This design comes from an exercise in tuning for small area and a short achievable clock period on the open sky130 flow, not from production work. In this exercise RTL edits were held to simulation tests only and were not proved equivalent to the original. Some runs may be left out. An edit can pass the tests and still lose a function that they never use.

--- design/flow/run.sh ---
#!/bin/bash
# synth_recipe.tcl (not shown) runs the flow's synth.tcl, then flattens the netlist and writes it again
# the make line also repeats each setting of config.mk as NAME=value (left out here)
make -C /OpenROAD-flow-scripts/flow DESIGN_CONFIG=/design/flow/config.mk WORK_HOME=/design/flow/orfs CLKGATE_MAP_FILE= SYNTH_SCRIPT=/design/flow/synth_recipe.tcl finish
--- design/flow/config.mk ---
export PLATFORM = sky130hd
export DESIGN_NAME = rgb2hue
export DESIGN_NICKNAME = rgb2hue
export VERILOG_FILES = /design/flow/design.v
export SDC_FILE = /design/flow/constraint.sdc
export NUM_CORES = 4
export LEC_CHECK = 0
export CAP_MARGIN = 20
export CORE_MARGIN = 2
export CORE_UTILIZATION = 40
export SLEW_MARGIN = 20
--- design/flow/constraint.sdc ---
create_clock -name core_clock -period 20.0 [get_ports {clock}]
set_input_delay 4.0000 -clock core_clock [delete_from_list [all_inputs] [get_ports {clock}]]
set_output_delay 4.0000 -clock core_clock [all_outputs]
set_load 0.01 [all_outputs]
--- design/flow/design.v ---
module rgb2hue(
        input clock,
        input reset_n,
        input in_valid,
        input [7:0] in_red,
        input [7:0] in_green,
        input [7:0] in_blue,
        input in_visual,
        input in_done,
        output out_valid,
        output [7:0] out_red,
        output [7:0] out_green,
        output [7:0] out_blue,
        output [7:0] out_hue,
        output out_visual,
        output out_done
    );
    reg valid1;
    reg [7:0] red1;
    reg [7:0] green1;
    reg [7:0] blue1;
    reg visual1;
    reg done1;
    reg [7:0] max_value1;
    reg [1:0] max_index1;
    reg [7:0] min_value1;
    reg [1:0] min_index1;
    always @(posedge clock)
    begin
        if (reset_n) begin
            valid1 <= in_valid;
            red1[7:0] <= in_red[7:0];
            green1[7:0] <= in_green[7:0];
            blue1[7:0] <= in_blue[7:0];
            visual1 <= in_visual;
            done1 <= in_done;
            if (in_red >= in_green) begin
                if (in_red >= in_blue) begin
                    max_value1[7:0] <= in_red[7:0];
                    max_index1[1:0] <= 1;
                end
                else begin
                    max_value1[7:0] <= in_blue[7:0];
                    max_index1[1:0] <= 3;
                end
            end
            else begin
                if (in_blue >= in_green) begin
                    max_value1[7:0] <= in_blue[7:0];
                    max_index1[1:0] <= 3;
                end
                else begin
                    max_value1[7:0] <= in_green[7:0];
                    max_index1[1:0] <= 2;
                end
            end
            if (in_red < in_green) begin
                if (in_red < in_blue) begin
                    min_value1[7:0] <= in_red[7:0];
                    min_index1[1:0] <= 1;
                end
                else begin
                    min_value1[7:0] <= in_blue[7:0];
                    min_index1[1:0] <= 3;
                end
            end
            else begin
                if (in_blue < in_green) begin
                    min_value1[7:0] <= in_blue[7:0];
                    min_index1[1:0] <= 3;
                end
                else begin
                    min_value1[7:0] <= in_green[7:0];
                    min_index1[1:0] <= 2;
                end
            end
        end 
        else begin
            valid1 <= 1'b0;
            red1[7:0] <= 8'b0;
            green1[7:0] <= 8'b0;
            blue1[7:0] <= 8'b0;
            visual1 <= 1'b0;
            done1 <= 1'b0;
            max_value1[7:0] <= 8'd0;
            max_index1[1:0] <= 2'd0; 
            min_value1[7:0] <= 8'd0; 
            min_index1[1:0] <= 2'd0;
        end
    end
    reg valid2;
    reg [7:0] red2;
    reg [7:0] green2;
    reg [7:0] blue2;
    reg visual2;
    reg done2;
    reg [7:0] dif2;
    reg [7:0] max_value2;
    reg [1:0] max_index2;
    reg [7:0] min_value2;
    reg [1:0] min_index2;
    always @(posedge clock)
    begin
        if (reset_n) begin
            valid2 <= valid1;
            red2[7:0] <= red1[7:0];
            green2[7:0] <= green1[7:0];
            blue2[7:0] <= blue1[7:0];
            visual2 <= visual1;
            done2 <= done1;
            dif2[7:0] <= max_value1[7:0] - min_value1[7:0];
            max_value2[7:0] <= max_value1[7:0];
            max_index2[1:0] <= max_index1[1:0];
            min_value2[7:0] <= min_value1[7:0];
            min_index2[1:0] <= min_index1[1:0];
        end 
        else begin
            valid2 <= 1'b0;
            red2[7:0] <= 8'b0;
            green2[7:0] <= 8'b0;
            blue2[7:0] <= 8'b0;
            visual2 <= 1'b0;
            done2 <= 1'b0;
            dif2[7:0] <= 8'd0;
            max_value2[7:0] <= 8'd0;
            max_index2[1:0] <= 2'd0;
            min_value2[7:0] <= 8'd0; 
            min_index2[1:0] <= 2'd0;
        end
    end
    reg valid3;
    reg [7:0] red3;
    reg [7:0] green3;
    reg [7:0] blue3;
    reg visual3;
    reg done3;
    reg [11:0] hue3;
    reg [7:0] dif3;
    reg [7:0] max_value3;
    reg [1:0] max_index3;
    reg [7:0] min_value3;
    reg [1:0] min_index3;
    always @(posedge clock)
    begin
        if (reset_n) begin
            valid3 <= valid2;
            red3[7:0] <= red2[7:0];
            green3[7:0] <= green2[7:0];
            blue3[7:0] <= blue2[7:0];
            visual3 <= visual2;
            done3 <= done2;
            dif3[7:0] <= dif2[7:0];
            max_value3[7:0] <= max_value2[7:0];
            max_index3[1:0] <= max_index2[1:0];
            min_value3[7:0] <= min_value2[7:0];
            min_index3[1:0] <= min_index2[1:0];
            if (dif2 > 0) begin
                if (max_index2 == 1) begin
                    if (green2 < blue2) begin
                        hue3[11:0] <= ((blue2 - green2) << 4);
                    end
                    else begin
                        hue3[11:0] <= ((green2 - blue2) << 4);
                    end
                end
                if (max_index2 == 2) begin
                    if (blue2 < red2) begin
                        hue3[11:0] <= ((red2 - blue2) << 4);
                    end
                    else begin
                        hue3[11:0] <= ((blue2 - red2) << 4);
                    end
                end
                if (max_index2 == 3) begin
                    if (red2 < green2) begin
                        hue3[11:0] <= ((green2 - red2) << 4);
                    end
                    else begin
                        hue3[11:0] <= ((red2 - green2) << 4);
                    end
                end
            end
            else begin
                hue3[11:0] <= 12'd0;             
            end
        end
        else begin
            valid3 <= 1'b0;
            red3[7:0] <= 8'b0;
            green3[7:0] <= 8'b0;
            blue3[7:0] <= 8'b0;
            visual3 <= 1'b0;
            done3 <= 1'b0;
            hue3[11:0] <= 12'd0;
            dif3[7:0] <= 8'd0;
            max_value3[7:0] <= 8'd0;
            max_index3[1:0] <= 2'd0;
            min_value3[7:0] <= 8'd0;
            min_index3[1:0] <= 2'd0;
        end
    end
    reg valid4;
    reg [7:0] red4;
    reg [7:0] green4;
    reg [7:0] blue4;
    reg visual4;
    reg done4;
    reg [11:0] hue4;
    reg [7:0] dif4;
    reg [1:0] max_index4;
    always @(posedge clock)
    begin
        if (reset_n) begin
            valid4 <= valid3;
            red4[7:0] <= red3[7:0];
            green4[7:0] <= green3[7:0];
            blue4[7:0] <= blue3[7:0];
            visual4 <= visual3;
            done4 <= done3;          
            dif4[7:0] <= dif3[7:0];
            max_index4 <= max_index3;
            hue4[11:0] <= (hue3 / dif3);
        end
        else begin
            valid4 <= 1'b0;
            red4[7:0] <= 8'b0;
            green4[7:0] <= 8'b0;
            blue4[7:0] <= 8'b0;
            visual4 <= 1'b0;
            done4 <= 1'b0;
            hue4[11:0] <= 12'd0;
            dif4[7:0] <= 8'd0;
            max_index4[1:0] <= 2'd0;
        end
    end
    reg valid5;
    reg [7:0] red5;
    reg [7:0] green5;
    reg [7:0] blue5;
    reg visual5;
    reg done5;
    reg [11:0] hue5;
    always @(posedge clock)
    begin
        if (reset_n) begin
            valid5 <= valid4;
            red5[7:0] <= red4[7:0];
            green5[7:0] <= green4[7:0];
            blue5[7:0] <= blue4[7:0];
            visual5 <= visual4;
            done5 <= done4;
            if (dif4 > 0) begin
                if (max_index4 == 1) begin
                    if (green4 < blue4) begin
                        hue5[11:0] <= 96 - hue4;
                    end
                    else begin
                        hue5[11:0] <= 0 + hue4;
                    end
                end
                if (max_index4 == 2) begin
                    if (blue4 < red4) begin
                        hue5[11:0] <= 32 - hue4;
                    end
                    else begin
                        hue5[11:0] <= 32 + hue4;
                    end
                end
                if (max_index4 == 3) begin
                    if (red4 < green4) begin
                        hue5[11:0] <= 64 - hue4;
                    end
                    else begin
                        hue5[11:0] <= 64 + hue4;
                    end
                end
            end
            else begin
                hue5[11:0] <= 12'd0;             
            end
        end
        else begin
            valid5 <= 1'b0;
            red5[7:0] <= 8'b0;
            green5[7:0] <= 8'b0;
            blue5[7:0] <= 8'b0;
            visual5 <= 1'b0;
            done5 <= 1'b0;
            hue5[11:0] <= 12'd0;
        end
    end
    reg valid;
    reg [7:0] red;
    reg [7:0] green;
    reg [7:0] blue;
    reg visual;
    reg done;
    reg [18:0] hue;
    always @(posedge clock)
    begin
        if (reset_n) begin
            valid <= valid5;
            red[7:0] <= red5[7:0];
            green[7:0] <= green5[7:0];
            blue[7:0] <= blue5[7:0];
            visual <= visual5;
            done <= done5;
            hue[18:0] <= (85 * hue5);
        end
        else begin 
            valid <= 1'b0;
            red[7:0] <= 8'b0;
            green[7:0] <= 8'b0;
            blue[7:0] <= 8'b0;
            visual <= 1'b0;
            done <= 1'b0;
            hue[18:0] <= 19'd0;
        end
    end
    assign out_valid = valid;
    assign out_red[7:0] = red[7:0];
    assign out_green[7:0] = green[7:0];  
    assign out_blue[7:0] = blue[7:0];
    assign out_hue[7:0] = hue[12:5];
    assign out_visual = visual;
    assign out_done = done;
endmodule
Fig. 1: run 1, metal layers overlaid
Scale: 3 px per um. Two of the layers only.
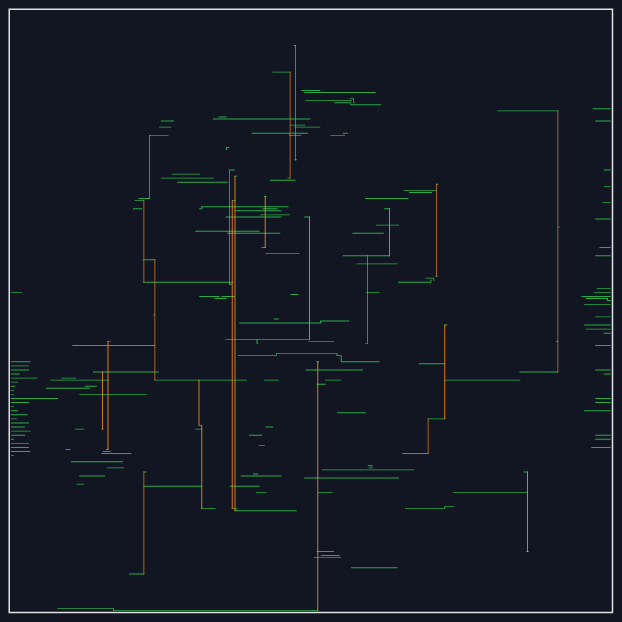
| layer | colour | wire length |
|---|---|---|
| met3 | green | 1,520 um |
| met4 | orange | 920 um |
Avg WL per Cell: 14.98 um
total track usage: 17.06%
final WL: 35,260 um
vias after detailed routing: 12,090

Fig. 2: run 1, pin map
Scale: 2 px per um. Pins as bars across the die edge, other pins in grey.
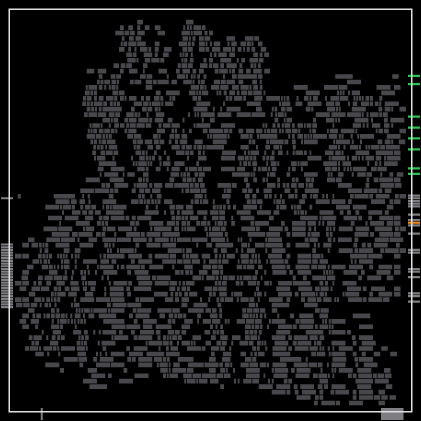
| port | colour | pins | direction | edge |
|---|---|---|---|---|
| out_hue | green | 8 | output | east |
| in_visual | orange | 1 | input | east |
die width: 200.6 um
buffers added on ports: 63
Die Span Y: 200.6 um

Fig. 3: run 1, the whole layout, all layers
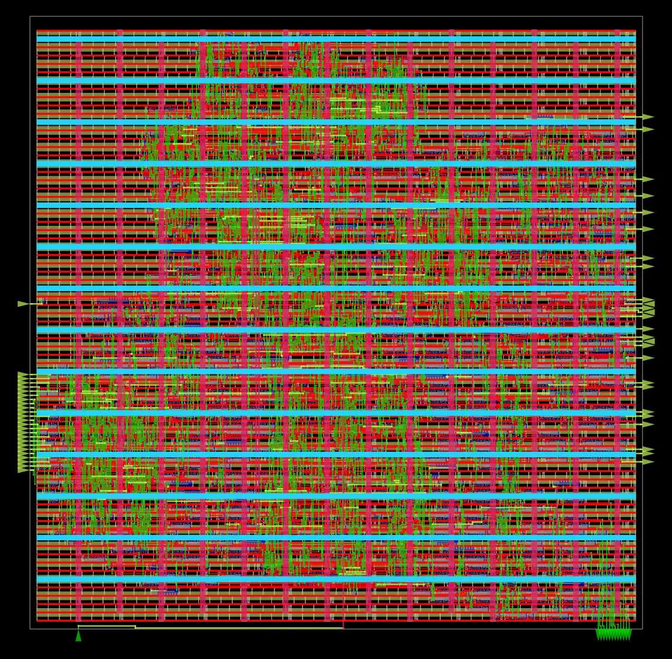
Final Util: 46.54%
row count: 71
number of top-level pins: 64
fin cells: 2,354

==> impl_results.md, run 1 <==
* Final clock-cell share at 5.292%
* Syn. warnings at 1
* GP Congestion at 0.9049
* Synth Area in Adders at 18.18%
* Comb_multi_in at approximately 1,300
* Nets at ~2,100
* TAP cells at 511
* Crit-path max cell delay at 0.63 ns
* FMAX at 0.05335 GHz
* Finish-stage setup viols at 0
* Status: complete, no violations
* Synth-to-layout area growth at 13.97%
* Worst hold path depth at 1
* Mapped Cells at 1,770
* Mapped cell area at 15,450 sq um
* CTS buffer count at 27
* Critical Path Start Type: flop
* Post-synth EDFFs at 0
* Gr ovfl total at 0
* CP required at 20.40 ns
* Setup TNS at 0 ns
* Finished Cell Area at roughly 18,000 sq um
* Full die area at approximately 40,000 sq um
* Largest net degree at the start of global routing at 108
* N_diodes at 0
* RR Startpoint: dif3[6]
* Ys async rst share at 0%
* Number of gates resized after cts at 0
* Synth Flop Type: dfxtp_1
* # placed instances at 2,295
* Sequential cell area at 5005 sq um
* Worst setup margin at 1.256 ns
* Area after DPL at 16,550 sq um
* Number of non-clock inverters in the layout at 176
* Simple-gate portion of the synthesized area at 18.13%
* NonClk Buf Share at 4.362%
* Share of the yosys chip area belonging to registers at 32.39%
* Multi-input combinational area share at roughly 55%
* Period utilization at 93.72%
* Clk root buf: clkbuf_16
* Multi-input gate area at 9607 sq um
* Arr. time, crit path at 19.14 ns
* Post-DRT Antenna Nets at 0
* Hold Crit Class: reg2reg
* Cell mode on critical path: ha_1
* Compound-Gate Fraction of Synth Area at 17.19%
* Netlist cell types at 84
* Crit path max fanout at 11
* Starting density of the core at 40.84%
* Largest family of logic cells by synthesized area: adder cells
## run 1: critical path: cells and delay by family, from the launching register on
family	cells	cell delay, ns
flops	1	0.35
compound gates	43	9.04
simple gates	20	4.56
buf+inv	2	0.26
fa+ha+maj	11	3.51
mux	3	0.90
## run 1: routing by layer
layer	share of wire, %	vias to the layer above	wire length, um	track usage, %
li1	-	6201	-	-
met1	49	5553	17320	23.68
met2	44	279	15500	27.77
met3	4.3	56	1516	2.013
met4	2.6	0	919	5.132
met5	0	-	0	0
## run 1: synth_stat cells, drive strengths merged, types with 6 or more instances
cell type | n | area share [%]
dfxtp | 250 | 32
nor2 | 202 | 4.9
ha | 191 | 15
inv | 175 | 4.3
and2 | 113 | 4.6
a21oi | 98 | 3.2
o21ai | 79 | 2.7
nand2 | 59 | 1.4
clkbuf | 51 | 1.2
a21o | 46 | 2.2
xnor2 | 45 | 2.6
nor3 | 44 | 1.5
o21a | 30 | 1.5
mux2 | 29 | 2.1
mux2i | 25 | 1.6
nand2b | 25 | 1.0
nor2b | 24 | 0.97
xor2 | 22 | 1.2
fa | 21 | 2.7
nand4 | 17 | 0.69
a211oi | 16 | 0.78
nand3 | 16 | 0.52
or3 | 16 | 0.68
o22ai | 14 | 0.57
or2 | 14 | 0.57
o211ai | 13 | 0.63
a2111oi | 11 | 0.62
a21boi | 11 | 0.53
buf | 8 | 0.32
or4 | 8 | 0.41
a221oi | 6 | 0.38
nor4 | 6 | 0.24
o221ai | 6 | 0.42
## run 1: per-stage QoR
| stage | utilization [%] |
|---|---|
| floorplan | - |
| global placement | 43.74 |
| detailed placement | 43.74 |
| CTS | 46.21 |
| global route | 46.54 |
| finish | 46.54 |
## run 1: worst max-delay path by stage
stage,start,endpoint,cells past startpoint
2_1_floorplan,dif3[6],hue4[0],83
3_3_place_gp,dif3[6],hue4[0],81
3_5_place_dp,dif3[6],hue4[0],82
4_1_cts,dif3[6],hue4[0],81
5_1_grt,dif3[6],hue4[0],79
6_report,dif3[6],hue4[0],79
Fig. 4: run 1, M3 wires
Scale: 3 px per um.
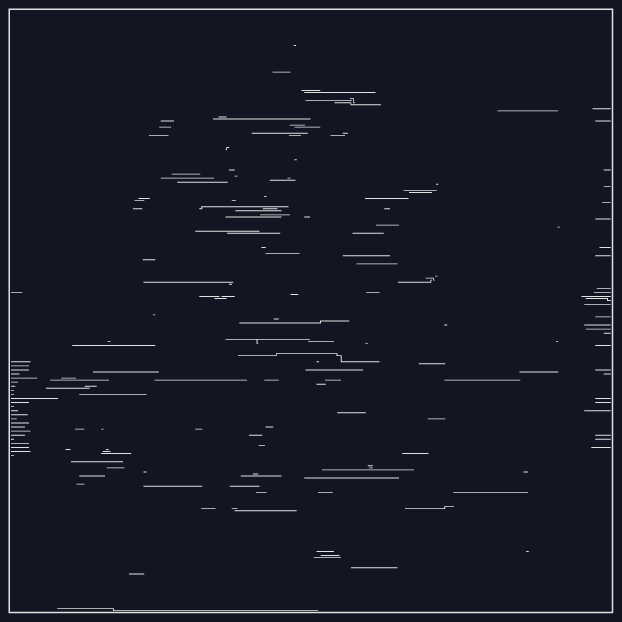

==> run 1 -> run 2 <==
==> design/flow/design.v (replaced) <==
module rgb2hue(
        input clock,
        input reset_n,
        input in_valid,
        input [7:0] in_red,
        input [7:0] in_green,
        input [7:0] in_blue,
        input in_visual,
        input in_done,
        output out_valid,
        output [7:0] out_red,
        output [7:0] out_green,
        output [7:0] out_blue,
        output [7:0] out_hue,
        output out_visual,
        output out_done
    );
    reg [26:0] p1, p2, p3, p4, p5, p6;
    reg [7:0] hue6;
    reg [2:0] cnt;
    always @(posedge clock)
    begin
        if (!reset_n)
            cnt <= 3'd0;
        else if (cnt != 3'd5)
            cnt <= cnt + 3'd1;
    end
    wire en = reset_n & (cnt == 3'd5);
    wire [7:0] r3 = p3[23:16];
    wire [7:0] g3 = p3[15:8];
    wire [7:0] b3 = p3[7:0];
    reg ge_rg4, ge_gb4, ge_br4;
    wire [7:0] r4 = p4[23:16];
    wire [7:0] g4 = p4[15:8];
    wire [7:0] b4 = p4[7:0];
    wire red_max4   = ge_rg4 & ~ge_br4;
    wire green_max4 = ge_gb4 & ~ge_rg4;
    wire blue_max4  = ge_br4 & ~ge_gb4;
    wire [7:0] max4 = red_max4 ? r4 : green_max4 ? g4 : blue_max4 ? b4 : r4;
    wire [7:0] mid4 = red_max4 ? (ge_gb4 ? g4 : b4) :
                      green_max4 ? (ge_br4 ? b4 : r4) :
                      blue_max4 ? (ge_rg4 ? r4 : g4) : r4;
    wire [7:0] min4 = red_max4 ? (ge_gb4 ? b4 : g4) :
                      green_max4 ? (ge_br4 ? r4 : b4) :
                      blue_max4 ? (ge_rg4 ? g4 : r4) : r4;
    wire [7:0] dif4 = max4 - min4;
    wire [7:0] d4 = mid4 - min4;
    wire [7:0] difp4 = {dif4[7:1], dif4[0] | ~(|dif4[7:1])};
    wire q4_4 = (d4 == difp4);
    wire [9:0] t3 = {1'b0, d4, 1'b0} - {2'b0, difp4};
    wire q3_4 = ~t3[9];
    wire [7:0] rm3 = q3_4 ? t3[7:0] : {d4[6:0], 1'b0};
    wire [9:0] t2 = {1'b0, rm3, 1'b0} - {2'b0, difp4};
    wire q2_4 = ~t2[9];
    wire [7:0] rm2 = q2_4 ? t2[7:0] : {rm3[6:0], 1'b0};
    reg [7:0] rem5, dif5;
    reg q4_5, q3_5, q2_5;
    reg ge_rg5, ge_gb5, ge_br5;
    wire [9:0] t1 = {1'b0, rem5, 1'b0} - {2'b0, dif5};
    wire q1_5 = ~t1[9];
    wire [7:0] rm1 = q1_5 ? t1[7:0] : {rem5[6:0], 1'b0};
    wire [9:0] t0 = {1'b0, rm1, 1'b0} - {2'b0, dif5};
    wire q0_5 = ~t0[9];
    wire [4:0] q5 = q4_5 ? 5'd16 : {1'b0, q3_5, q2_5, q1_5, q0_5};
    wire red_max5   = ge_rg5 & ~ge_br5;
    wire green_max5 = ge_gb5 & ~ge_rg5;
    wire blue_max5  = ge_br5 & ~ge_gb5;
    reg [6:0] h5;
    always @(*)
    begin
        if (red_max5)
            h5 = ge_gb5 ? {2'b0, q5} : 7'd96 - {2'b0, q5};
        else if (green_max5)
            h5 = ge_br5 ? 7'd32 + {2'b0, q5} : 7'd32 - {2'b0, q5};
        else if (blue_max5)
            h5 = ge_rg5 ? 7'd64 + {2'b0, q5} : 7'd64 - {2'b0, q5};
        else
            h5 = 7'd0;
    end
    wire [13:0] h85 = {7'b0, h5} * 14'd85;
    always @(posedge clock)
    begin
        p1 <= {in_valid, in_visual, in_done, in_red, in_green, in_blue};
        p2 <= p1;
        p3 <= p2;
        p4 <= p3;
        p5 <= p4;
        p6 <= en ? p5 : 27'd0;
        ge_rg4 <= r3 >= g3;
        ge_gb4 <= g3 >= b3;
        ge_br4 <= b3 >= r3;
        rem5 <= rm2;
        dif5 <= difp4;
        q4_5 <= q4_4;
        q3_5 <= q3_4;
        q2_5 <= q2_4;
        ge_rg5 <= ge_rg4;
        ge_gb5 <= ge_gb4;
        ge_br5 <= ge_br4;
        hue6 <= en ? h85[12:5] : 8'd0;
    end
    assign out_valid = p6[26];
    assign out_visual = p6[25];
    assign out_done = p6[24];
    assign out_red = p6[23:16];
    assign out_green = p6[15:8];
    assign out_blue = p6[7:0];
    assign out_hue = hue6;
endmodule
Fig. 5: run 2, M3 wires
Scale: 4 px per um.
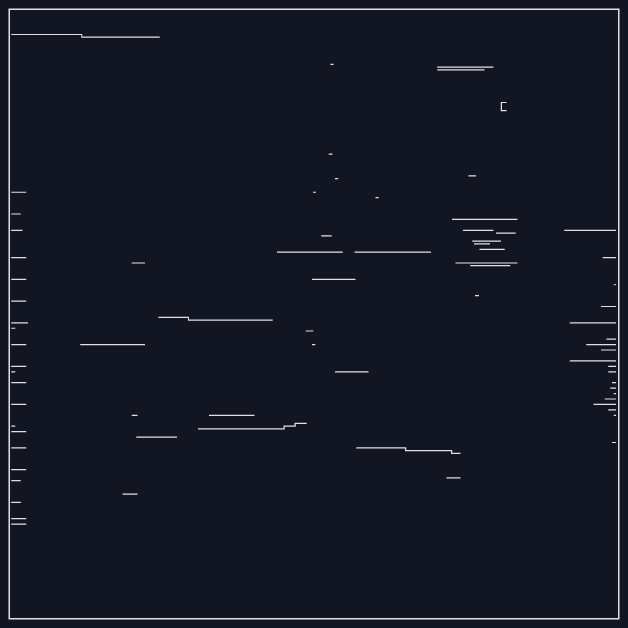
longest straight run: 21.4 um
wire length on this layer: 460 um
vias after detailed routing: 5,918
GR Layer Usage met3: 2.738%
final WL: 16,120 um

Fig. 6: run 2, track usage over the die
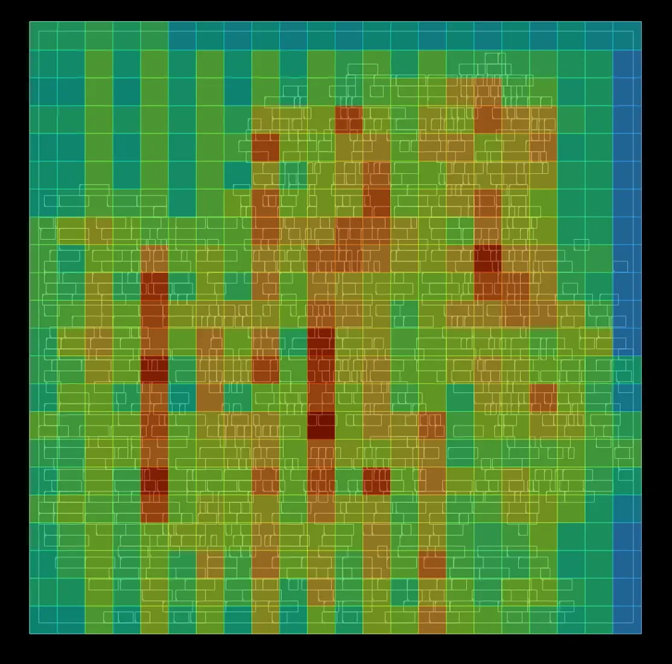
Final Util: 47.46%
M1 GR Usage: 19.62%
global route hottest layer: met2

==> run 2 against run 1 <==
  * Non-clock buffer count shrank 16
  * Critical endpoint is now hue6[7]
  * Clock-buffer cell count fell by 18
  * Synthesized area down 43%
  * Final cell count decreased by 48%
  * Critical path type unchanged
  * Synthesized cell count is 51% lower
  * Fmax up 130%
  * Largest cell class unchanged
  * Hold slack lost 0.10 ns
  * Die area is 43% lower
  * Via count is 51% lower
==> impl_results.md, run 2 <==
* Ys async rst share at 0% (unchanged)
* Synth-to-layout area growth at 17.50% (was 13.97%)
* Synth Flop Type: dfxtp_1 (unchanged)
* Finish-stage setup viols at 0 (unchanged)
* Largest net degree at the start of global routing at 49 (was 108)
* Mapped cell area at 8760 sq um (was 15,450 sq um)
* Critical Path Start Type: flop (unchanged)
* Ranking of synthesized cells by area: dfxtp_1, ha_1, mux2_2, o21ai_0, xnor2_1 (was dfxtp_1, ha_1, nor2_1, and2_1, inv_1)
* Post-Route M1 WL at 8142 um (was 17,320 um)
* Post-synth EDFFs at 0 (unchanged)
* CP required at 20.31 ns (was 20.40 ns)
* Worst hold path depth at 0 (was 1)
* Crit-path max cell delay at 0.82 ns (was 0.63 ns)
* Die width at 152.0 um (was 200.6 um)
* Status: complete, no violations (unchanged)
* DR top layer: met4 (unchanged)
* Gr ovfl total at 0 (unchanged)
* Avg WL per Cell at 13.17 um (was 14.98 um)
* Setup TNS at 0 ns (unchanged)
* Met3 wire length at 459 um (was 1516 um)
* Share of the yosys chip area belonging to registers at 45.25% (was 32.39%)
* Crit path max fanout at 15 (was 11)
* Number of gates resized after cts at 0 (unchanged)
* Met2 Use GR at 23.10% (was 27.77%)
* Period utilization at 40.90% (was 93.72%)
* FMAX at 0.1223 GHz (was 0.05335 GHz)
* Mapped Cells at 868 (was 1,770)
* Met2 wire length at 7211 um (was 15,500 um)
* CTS buffer count at 17 (was 27)
* Top cells by count, synth: dfxtp_1, ha_1, inv_1 (was dfxtp_1, nor2_1, ha_1)
* Row count at 54 (was 71)
* Clk root buf: clkbuf_16 (unchanged)
* CP startpoint: dif5[1] (was dif3[6])
Fig. 7: run 2, nets reached from selected ports
Scale: 3 px per um.
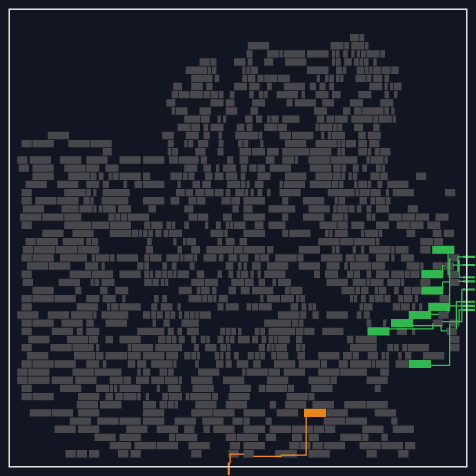
| port | colour | direction | end cells | buffers | wire |
|---|---|---|---|---|---|
| out_hue | green | output | 8 | 8 | 147 um |
| in_visual | orange | input | 1 | 1 | 41.6 um |

-- run 2: cell count changes after synthesis, sizes merged, moves of 26 or more --
cell / delta
nor2: -153
a21o: -26
dfxtp: -52
a21oi: -51
o21a: -26
clkbuf: -34
nor3: -34
inv: -98
and2: -82
ha: -94
-- run 2: worst min-delay path by stage --
stage,start,endpoint,slack [ns]
2_1_floorplan,p1[0],p2[0],0.31
3_3_place_gp,p1[5],p2[5],0.31
3_5_place_dp,p1[0],p2[0],0.31
4_1_cts,p1[13],p2[13],0.32
5_1_grt,p1[13],p2[13],0.33
6_report,p1[13],p2[13],0.32
-- run 2: metrics by stage --
step / instances / util (%)
floorplan: 868 / -
global placement: 1192 / 44.61
detailed placement: 1192 / 44.61
CTS: 1224 / 47.46
global route: 1224 / 47.46
finish: 1224 / 47.46
-- run 2: worst max-delay path, delay by kind of cell, from the launching register on --
family                     cells  cell delay (ns)
AOI/OAI and AO/OA             19             3.87
xor gates and xnor gates       1             0.13
adders and majority gates      7             2.29
buffers and inverters          3             0.17
DFF                            1             0.31
muxes                          1             0.42
and+or+nand+nor                6             0.89
-- run 2: cell type report --
class / count / area share (%)
Inverter: 77 / 2.808
Timing Repair Buffer: 66 / 6.346
Clock inverter: 15 / 1.860
Multi-Input combinational cell: 571 / 42.94
Tap cell: 280 / 3.404
Sequential cell: 198 / 38.51
Clock buffer: 17 / 4.133
-- run 2: cell families (layout without fill, tap and decap cells) --
logic type               count (synthesis)  count (layout)  synth area share [%]
multiplexers                            33              33                 4.228
AND/OR/NAND/NOR                        198             198                 11.88
XOR/XNOR                                46              46                 4.685
AO/OA/AOI/OAI                          188             188                 13.74
adder cells (fa/ha/maj)                106             106                 15.91
buffers and inverters                   99             175                 4.299
flip-flops                             198             198                 45.25
Fig. 8: run 2, metal layers overlaid
Scale: 4 px per um. Two of the layers only.
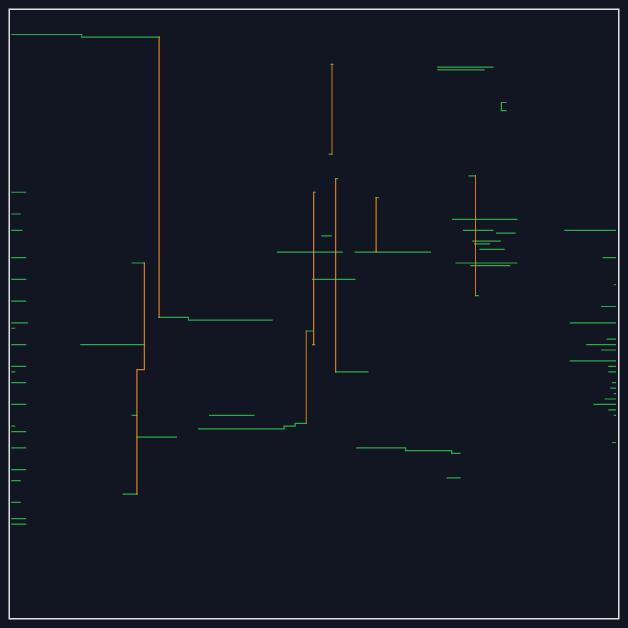

## Run 3: files that changed since run 2, shown whole
removed: design/flow/run.sh
==> design/flow/design.v <==
module rgb2hue(
        input clock,
        input reset_n,
        input in_valid,
        input [7:0] in_red,
        input [7:0] in_green,
        input [7:0] in_blue,
        input in_visual,
        input in_done,
        output out_valid,
        output [7:0] out_red,
        output [7:0] out_green,
        output [7:0] out_blue,
        output [7:0] out_hue,
        output out_visual,
        output out_done
    );
    function [8:0] add8;
        input [7:0] a;
        input [7:0] b;
        input ci;
        integer i;
        reg c;
        begin
            c = ci;
            for (i = 0; i < 8; i = i + 1) begin
                add8[i] = a[i] ^ b[i] ^ c;
                c = (a[i] & b[i]) | (a[i] & c) | (b[i] & c);
            end
            add8[8] = c;
        end
    endfunction
    function ge8;
        input [7:0] a;
        input [7:0] b;
        integer i;
        reg c;
        begin
            c = 1'b1;
            for (i = 0; i < 8; i = i + 1)
                c = (a[i] & ~b[i]) | (a[i] & c) | (~b[i] & c);
            ge8 = c;
        end
    endfunction
    function [8:0] dstep;
        input [7:0] rem;
        input [7:0] div;
        reg [8:0] t;
        reg qb;
        begin
            t = add8({rem[6:0], 1'b0}, ~div, 1'b1);
            qb = rem[7] | t[8];
            dstep = qb ? {1'b1, t[7:0]} : {1'b0, rem[6:0], 1'b0};
        end
    endfunction
    function dlast;
        input [7:0] rem;
        input [7:0] div;
        reg [8:0] t;
        begin
            t = add8({rem[6:0], 1'b0}, ~div, 1'b1);
            dlast = rem[7] | t[8];
        end
    endfunction
    reg [26:0] p1, p2, p3, p4, p5, p6;
    reg [7:0] hue6;
    reg [2:0] cnt;
    always @(posedge clock)
    begin
        if (!reset_n)
            cnt <= 3'd0;
        else if (cnt != 3'd5)
            cnt <= {cnt[1] & cnt[0] | cnt[2], cnt[1] ^ cnt[0], ~cnt[0]};
    end
    wire en = reset_n & (cnt == 3'd5);
    wire [7:0] r3 = p3[23:16];
    wire [7:0] g3 = p3[15:8];
    wire [7:0] b3 = p3[7:0];
    reg ge_rg4, ge_gb4, ge_br4;
    wire [7:0] r4 = p4[23:16];
    wire [7:0] g4 = p4[15:8];
    wire [7:0] b4 = p4[7:0];
    wire green_max4 = ge_gb4 & ~ge_rg4;
    wire blue_max4  = ge_br4 & ~ge_gb4;
    wire red_max4   = ~green_max4 & ~blue_max4;
    wire red_min4   = ~ge_rg4 & ge_br4;
    wire green_min4 = ~ge_gb4 & ge_rg4;
    wire blue_min4  = ~red_min4 & ~green_min4;
    wire [7:0] max4 = ({8{red_max4}} & r4) | ({8{green_max4}} & g4) | ({8{blue_max4}} & b4);
    wire [7:0] min4 = ({8{red_min4}} & r4) | ({8{green_min4}} & g4) | ({8{blue_min4}} & b4);
    wire [7:0] mid4 = ({8{~red_max4 & ~red_min4}} & r4) |
                      ({8{~green_max4 & ~green_min4}} & g4) |
                      ({8{~blue_max4 & ~blue_min4}} & b4);
    wire [8:0] dif4x = add8(max4, ~min4, 1'b1);
    wire [8:0] d4x = add8(mid4, ~min4, 1'b1);
    wire [7:0] dif4 = dif4x[7:0];
    wire [7:0] d4 = d4x[7:0];
    wire q4_4 = (d4 == dif4);
    wire [8:0] s3 = dstep(d4, dif4);
    wire [8:0] s2 = dstep(s3[7:0], dif4);
    reg [7:0] rem5, dif5;
    reg q4_5, q3_5, q2_5;
    reg ge_rg5, ge_gb5, ge_br5;
    wire [8:0] s1 = dstep(rem5, dif5);
    wire q0_5 = dlast(s1[7:0], dif5);
    wire red_max5   = ge_rg5 & ~ge_br5;
    wire green_max5 = ge_gb5 & ~ge_rg5;
    wire blue_max5  = ge_br5 & ~ge_gb5;
    wire gray5 = ge_rg5 & ge_gb5 & ge_br5;
    wire minus5 = red_max5 & ~ge_gb5 | green_max5 & ~ge_br5 | blue_max5 & ~ge_rg5;
    wire [1:0] k5 = {blue_max5 | red_max5 & minus5, green_max5 | red_max5 & minus5};
    reg [5:0] f5;
    always @(*)
    begin
        if (gray5)
            f5 = 6'd0;
        else if (q4_5)
            f5 = 6'd42;
        else
            case ({q3_5, q2_5, s1[8], q0_5})
                4'd0: f5 = 6'd0;   4'd1: f5 = 6'd2;   4'd2: f5 = 6'd5;   4'd3: f5 = 6'd7;
                4'd4: f5 = 6'd10;  4'd5: f5 = 6'd13;  4'd6: f5 = 6'd15;  4'd7: f5 = 6'd18;
                4'd8: f5 = 6'd21;  4'd9: f5 = 6'd23;  4'd10: f5 = 6'd26; 4'd11: f5 = 6'd29;
                4'd12: f5 = 6'd31; 4'd13: f5 = 6'd34; 4'd14: f5 = 6'd37; default: f5 = 6'd39;
            endcase
    end
    wire qz5 = ~q4_5 & ~q3_5 & ~q2_5 & ~s1[8] & ~q0_5;
    wire [8:0] hue5 = add8({k5[1], k5[0], k5[1], k5[0], k5[1], k5[0], k5[1], k5[0]},
                           {minus5, minus5, f5 ^ {6{minus5}}}, minus5 & qz5);
    always @(posedge clock)
    begin
        p1 <= {in_valid, in_visual, in_done, in_red, in_green, in_blue};
        p2 <= p1;
        p3 <= p2;
        p4 <= p3;
        p5 <= p4;
        p6 <= en ? p5 : 27'd0;
        ge_rg4 <= ge8(r3, g3);
        ge_gb4 <= ge8(g3, b3);
        ge_br4 <= ge8(b3, r3);
        rem5 <= s2[7:0];
        dif5 <= dif4;
        q4_5 <= q4_4;
        q3_5 <= s3[8];
        q2_5 <= s2[8];
        ge_rg5 <= ge_rg4;
        ge_gb5 <= ge_gb4;
        ge_br5 <= ge_br4;
        hue6 <= en ? hue5[7:0] : 8'd0;
    end
    assign out_valid = p6[26];
    assign out_visual = p6[25];
    assign out_done = p6[24];
    assign out_red = p6[23:16];
    assign out_green = p6[15:8];
    assign out_blue = p6[7:0];
    assign out_hue = hue6;
endmodule
==> design/flow/flow/run.sh <==
#!/bin/bash
# Layout flow: the standard flow with two changes.
# 1. Synthesis is the standard flow's synthesis script with a delay-targeted ABC mapping
#    (flow/abc_map.script) in place of ORFS's ABC script, and without the
#    full-adder extraction (whose fa/ha cells make slow ripple chains).
#    Registers and their names are the same as in the standard synthesis.
# 2. Placement, CTS and routing repair aim at setup slack beyond the 20 ns
#    constraint (SETUP_SLACK_MARGIN), and the ports get small buffers.
set -euo pipefail
W=$(pwd)
{
  head -n 1 synth_recipe.tcl
  echo "proc abc {args} { set i [lsearch \$args -script]; if {\$i >= 0} { lset args [expr {\$i + 1}] $W/flow/abc_map.script }; yosys abc {*}\$args }"
  tail -n +2 synth_recipe.tcl
} > flow_synth.tcl
bash standard.sh SYNTH_SCRIPT=$W/flow_synth.tcl ADDER_MAP_FILE= synth > synth.log 2>&1
bash standard.sh SETUP_SLACK_MARGIN=${MARGIN:-14.5} "BUFFER_PORTS_ARGS=-buffer_cell sky130_fd_sc_hd__buf_2" finish > layout.log 2>&1
==> design/flow/flow/abc_map.script <==
strash
dch
map -D 2500
topo
stime -c
buffer -c
upsize -c -D 2500
dnsize -c -D 2500
==> design/flow/standard.sh <==
#!/bin/bash
# synth_recipe.tcl (not shown) runs the flow's synth.tcl, then flattens the netlist and writes it again
# the make line also repeats each setting of config.mk as NAME=value (left out here)
make -C /OpenROAD-flow-scripts/flow DESIGN_CONFIG=/design/flow/config.mk WORK_HOME=/design/flow/orfs CLKGATE_MAP_FILE= SYNTH_SCRIPT=/design/flow/synth_recipe.tcl "${@:-finish}"
Fig. 9: run 3, metal layers overlaid
Scale: 4 px per um. Two of the layers only.
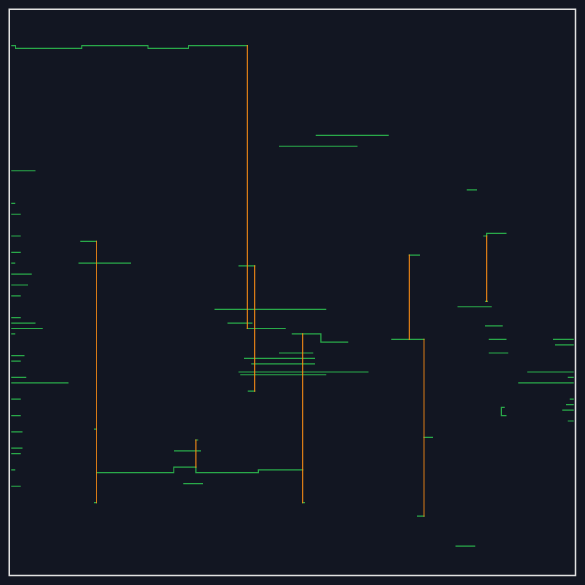
| layer | colour | wire length |
|---|---|---|
| met4 | orange | 298 um |
| met3 | green | 512 um |
total track usage: 15.25%
Avg WL per Cell: 12.17 um
final WL: 14,730 um
vias after detailed routing: 5,763

Fig. 10: run 3, the whole layout, all layers
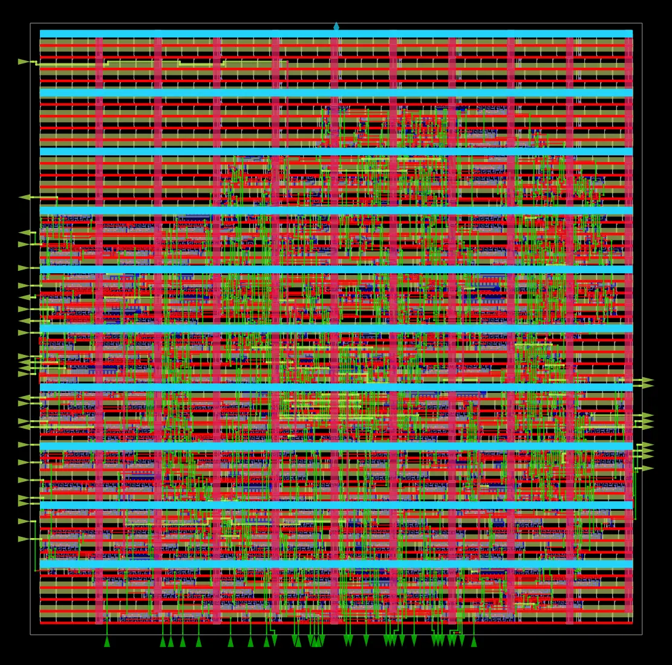
full die area: 19,930 sq um
Die Span Y: 141.2 um
Final Util: 46.86%
die width: 141.2 um
Finished Cell Area: 8707 sq um

Fig. 11: run 3, M3 wires
Scale: 4 px per um.
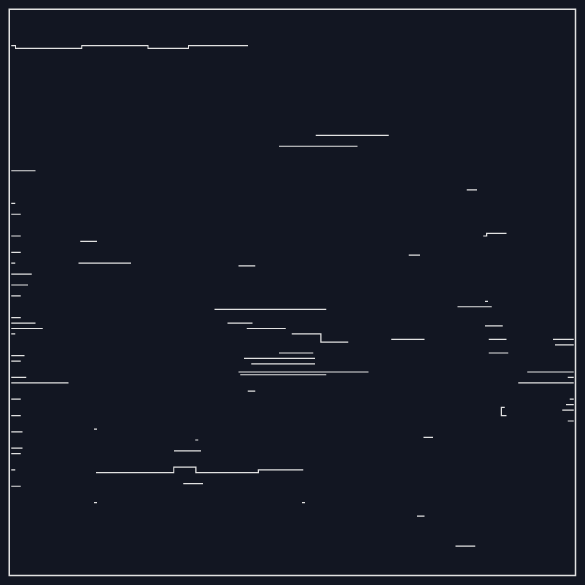
wire length on this layer: 512 um
share of all routed wire: 3.5%
main direction: horizontal
nets with wire on the layer: 53
GR Layer Usage met3: 3.057%

==> run 3 against run 2 <==
  * Still clean on timing, DRC and antenna
  * Die area fell by 14%
  * Setup slack improved by 3.3 ns
  * Clock skew fell by 0.0026 ns
  * Hold slack improved by 0.0012 ns
  * Critical path depth fell by 36
  * Synthesized cell count rose by 2.3%
  * Critical endpoint is now out_blue[0]
==> impl_results.md, run 3 <==
* Gr ovfl total at 0 (unchanged)
* FMAX at 0.2030 GHz (was 0.1223 GHz)
* Syn. warnings at 1 (unchanged)
* Arr. time, crit path at 0.93 ns (was 8.49 ns)
* Netlist cell types at 58 (was 61)
* Setup TNS at 0 ns (unchanged)
* R2r worst-path depth at 25 (was 37)
* Clk root buf: clkbuf_16 (unchanged)
* WHS Endpoint: p5[26] (was p2[13])
* Period utilization at 24.63% (was 40.90%)
* Slew Viols, Final at 0 (unchanged)
* Crit path max fanout at 1 (was 15)
* Buffers added on ports at 63 (unchanged)
* Yosys top cell area share at 52.67% (was 45.25%)
* Crit-path max cell delay at 0.35 ns (was 0.82 ns)
* Hold_sp: p4[26] (was p1[13])
* Ranking of synthesized cells by area: dfxtp_1, nand2_1, inv_1, nor2_1, nand3_1 (was dfxtp_1, ha_1, mux2_2, o21ai_0, xnor2_1)
* Finish-stage setup viols at 0 (unchanged)
* Area after DPL at 8103 sq um (was 9676 sq um)
* Synth-to-layout area growth at 15.69% (was 17.50%)
* Initial DRC count at 238 (was 253)
* Largest delay share family, worst path: flip-flops (was compound AO/OA/AOI/OAI gates)
* N_diodes at 0 (unchanged)
* Hold Crit Class: reg2reg (unchanged)
* Post-synth top area cell: dfxtp_1 (unchanged)
* Critical Path Start Type: flop (unchanged)
* Post-synth EDFFs at 0 (unchanged)
* RR Startpoint: ge_rg4 (was dif5[1])
* Mapped cell area at 7526 sq um (was 8760 sq um)
* Status: complete, no violations (unchanged)
* Top cells by count, synth: dfxtp_1, nand2_1, inv_1 (was dfxtp_1, ha_1, inv_1)
* Largest net degree at the start of global routing at 33 (was 49)
* CTS buffer count at 17 (unchanged)
* CP required at 16.00 ns (was 20.31 ns)
* Nets at 992 (was 1,066)
* Share of the yosys chip area belonging to registers at 52.67% (was 45.25%)
* Starting density of the core at 40.51% (was 40.39%)
* Worst hold path depth at 0 (unchanged)
* Fin cells at 1,210 (was 1,224)
* Post-DRT Antenna Nets at 0 (unchanged)
* # placed instances at 1,178 (was 1,192)
* Row count at 50 (was 54)
* Synth Flop Type: dfxtp_1 (unchanged)
* Number of top-level pins at 64 (unchanged)
* Number of gates resized after cts at 0 (unchanged)
* CP Buf/Inv Count at 1 (was 3)
* First-pass GRT wire length at 24,400 um (was 27,590 um)
* R2R setup slack at 15.34 ns (was 11.82 ns)
* GP Congestion at 0.8272 (was 0.8398)
* Dominant cell by count in the synthesized netlist: dfxtp_1 (unchanged)
* Ys async rst share at 0% (unchanged)
* Mapped Cells at 888 (was 868)
[run 3: cell types whose count changed after synthesis, moves of 18 or more]
cell	previous run	this run
nor2_1	49	83
nand2_1	34	177
inv_1	75	120
a21o_1	20	0
ha_1	97	0
nand3_1	5	45
nor2b_1	18	0
mux2_2	27	0
o21ai_0	60	22
and2_1	31	1
xnor2_1	34	16
[run 3: worst max path at each step]
stage               cells past startpoint  slack (ns)     from     endpoint
global route                           23       14.69  dif5[0]      hue6[7]
global placement                        6       15.06  reset_n      hue6[2]
detailed placement                      6       15.05  reset_n      hue6[2]
CTS                                     1       15.06  hue6[7]   out_hue[7]
finish                                  1       15.07    p6[0]  out_blue[0]
floorplan                               3       15.44  reset_n      hue6[0]
[run 3: per-layer routing]
metal	global-route usage [%]	share of wire [%]	vias to the layer above
met2	26.03	47	98
met4	6.947	2.0	0
li1	-	-	3051
met1	18.56	47	2593
met5	0	0	-
met3	3.057	3.5	21
[run 3: kinds of logic after synthesis]
group	share of synthesized area, %
AND/OR/NAND/NOR	21.13
XOR/XNOR	5.287
flip-flops	52.67
buffers and inverters	6.750
AO/OA/AOI/OAI	14.16
[run 3: cell type report]
cell class	instances	area, sq um	area share (%)
sequential	198	3964	45.52
multi-input combinational	557	3054	35.08
inverter	125	469.2	5.389
clock buffer	19	442.9	5.087
timing repair buffer	64	322.8	3.707
tap	234	292.8	3.363
clock inverter	13	161.4	1.854
[run 3: through the flow]
| step | hold WS [ns] | setup slack [ns] |
|---|---|---|
| after floorplan | 0.3096 | 15.44 |
| after global placement | 0.3100 | 15.06 |
| after detailed placement | 0.3121 | 15.05 |
| after CTS | 0.3285 | 15.06 |
| after global routing | 0.3328 | 14.69 |
| final | 0.3246 | 15.07 |

==> port drivers added, routing unchanged <==
How much do the figures lean on ideal ports? The routed layouts below were timed once more, with nothing changed but the port constraints. Step 1 assumes that a clkbuf_16 drives the clock port and a buf_2 every other input. Step 2 also shifts input and output timing later by t, the mid clock arrival at the registers, as if the neighbouring blocks saw the same clock. Slacks: ideal / step 1 / step 2; pairs: ideal / step 1.
| run | t, ns | setup WS [ns] | latest minus earliest clock arrival (ns) | slew at the worst register clock pin (ns) |
|---|---|---|---|---|
| run 1 | 0.585 | 1.256 / 1.256 / 1.256 | 0.019 / 0.020 | 0.06 / 0.06 |
| run 2 | 0.468 | 11.820 / 11.820 / 11.820 | 0.014 / 0.014 | 0.08 / 0.08 |
| run 3 | 0.470 | 15.074 / 15.030 / 15.063 | 0.009 / 0.009 | 0.07 / 0.07 |
After both steps setup and hold are still met in every run listed. The setup slack of run 3, which loses most, moves by -0.044 ns with the drivers and by -0.011 ns with both steps.
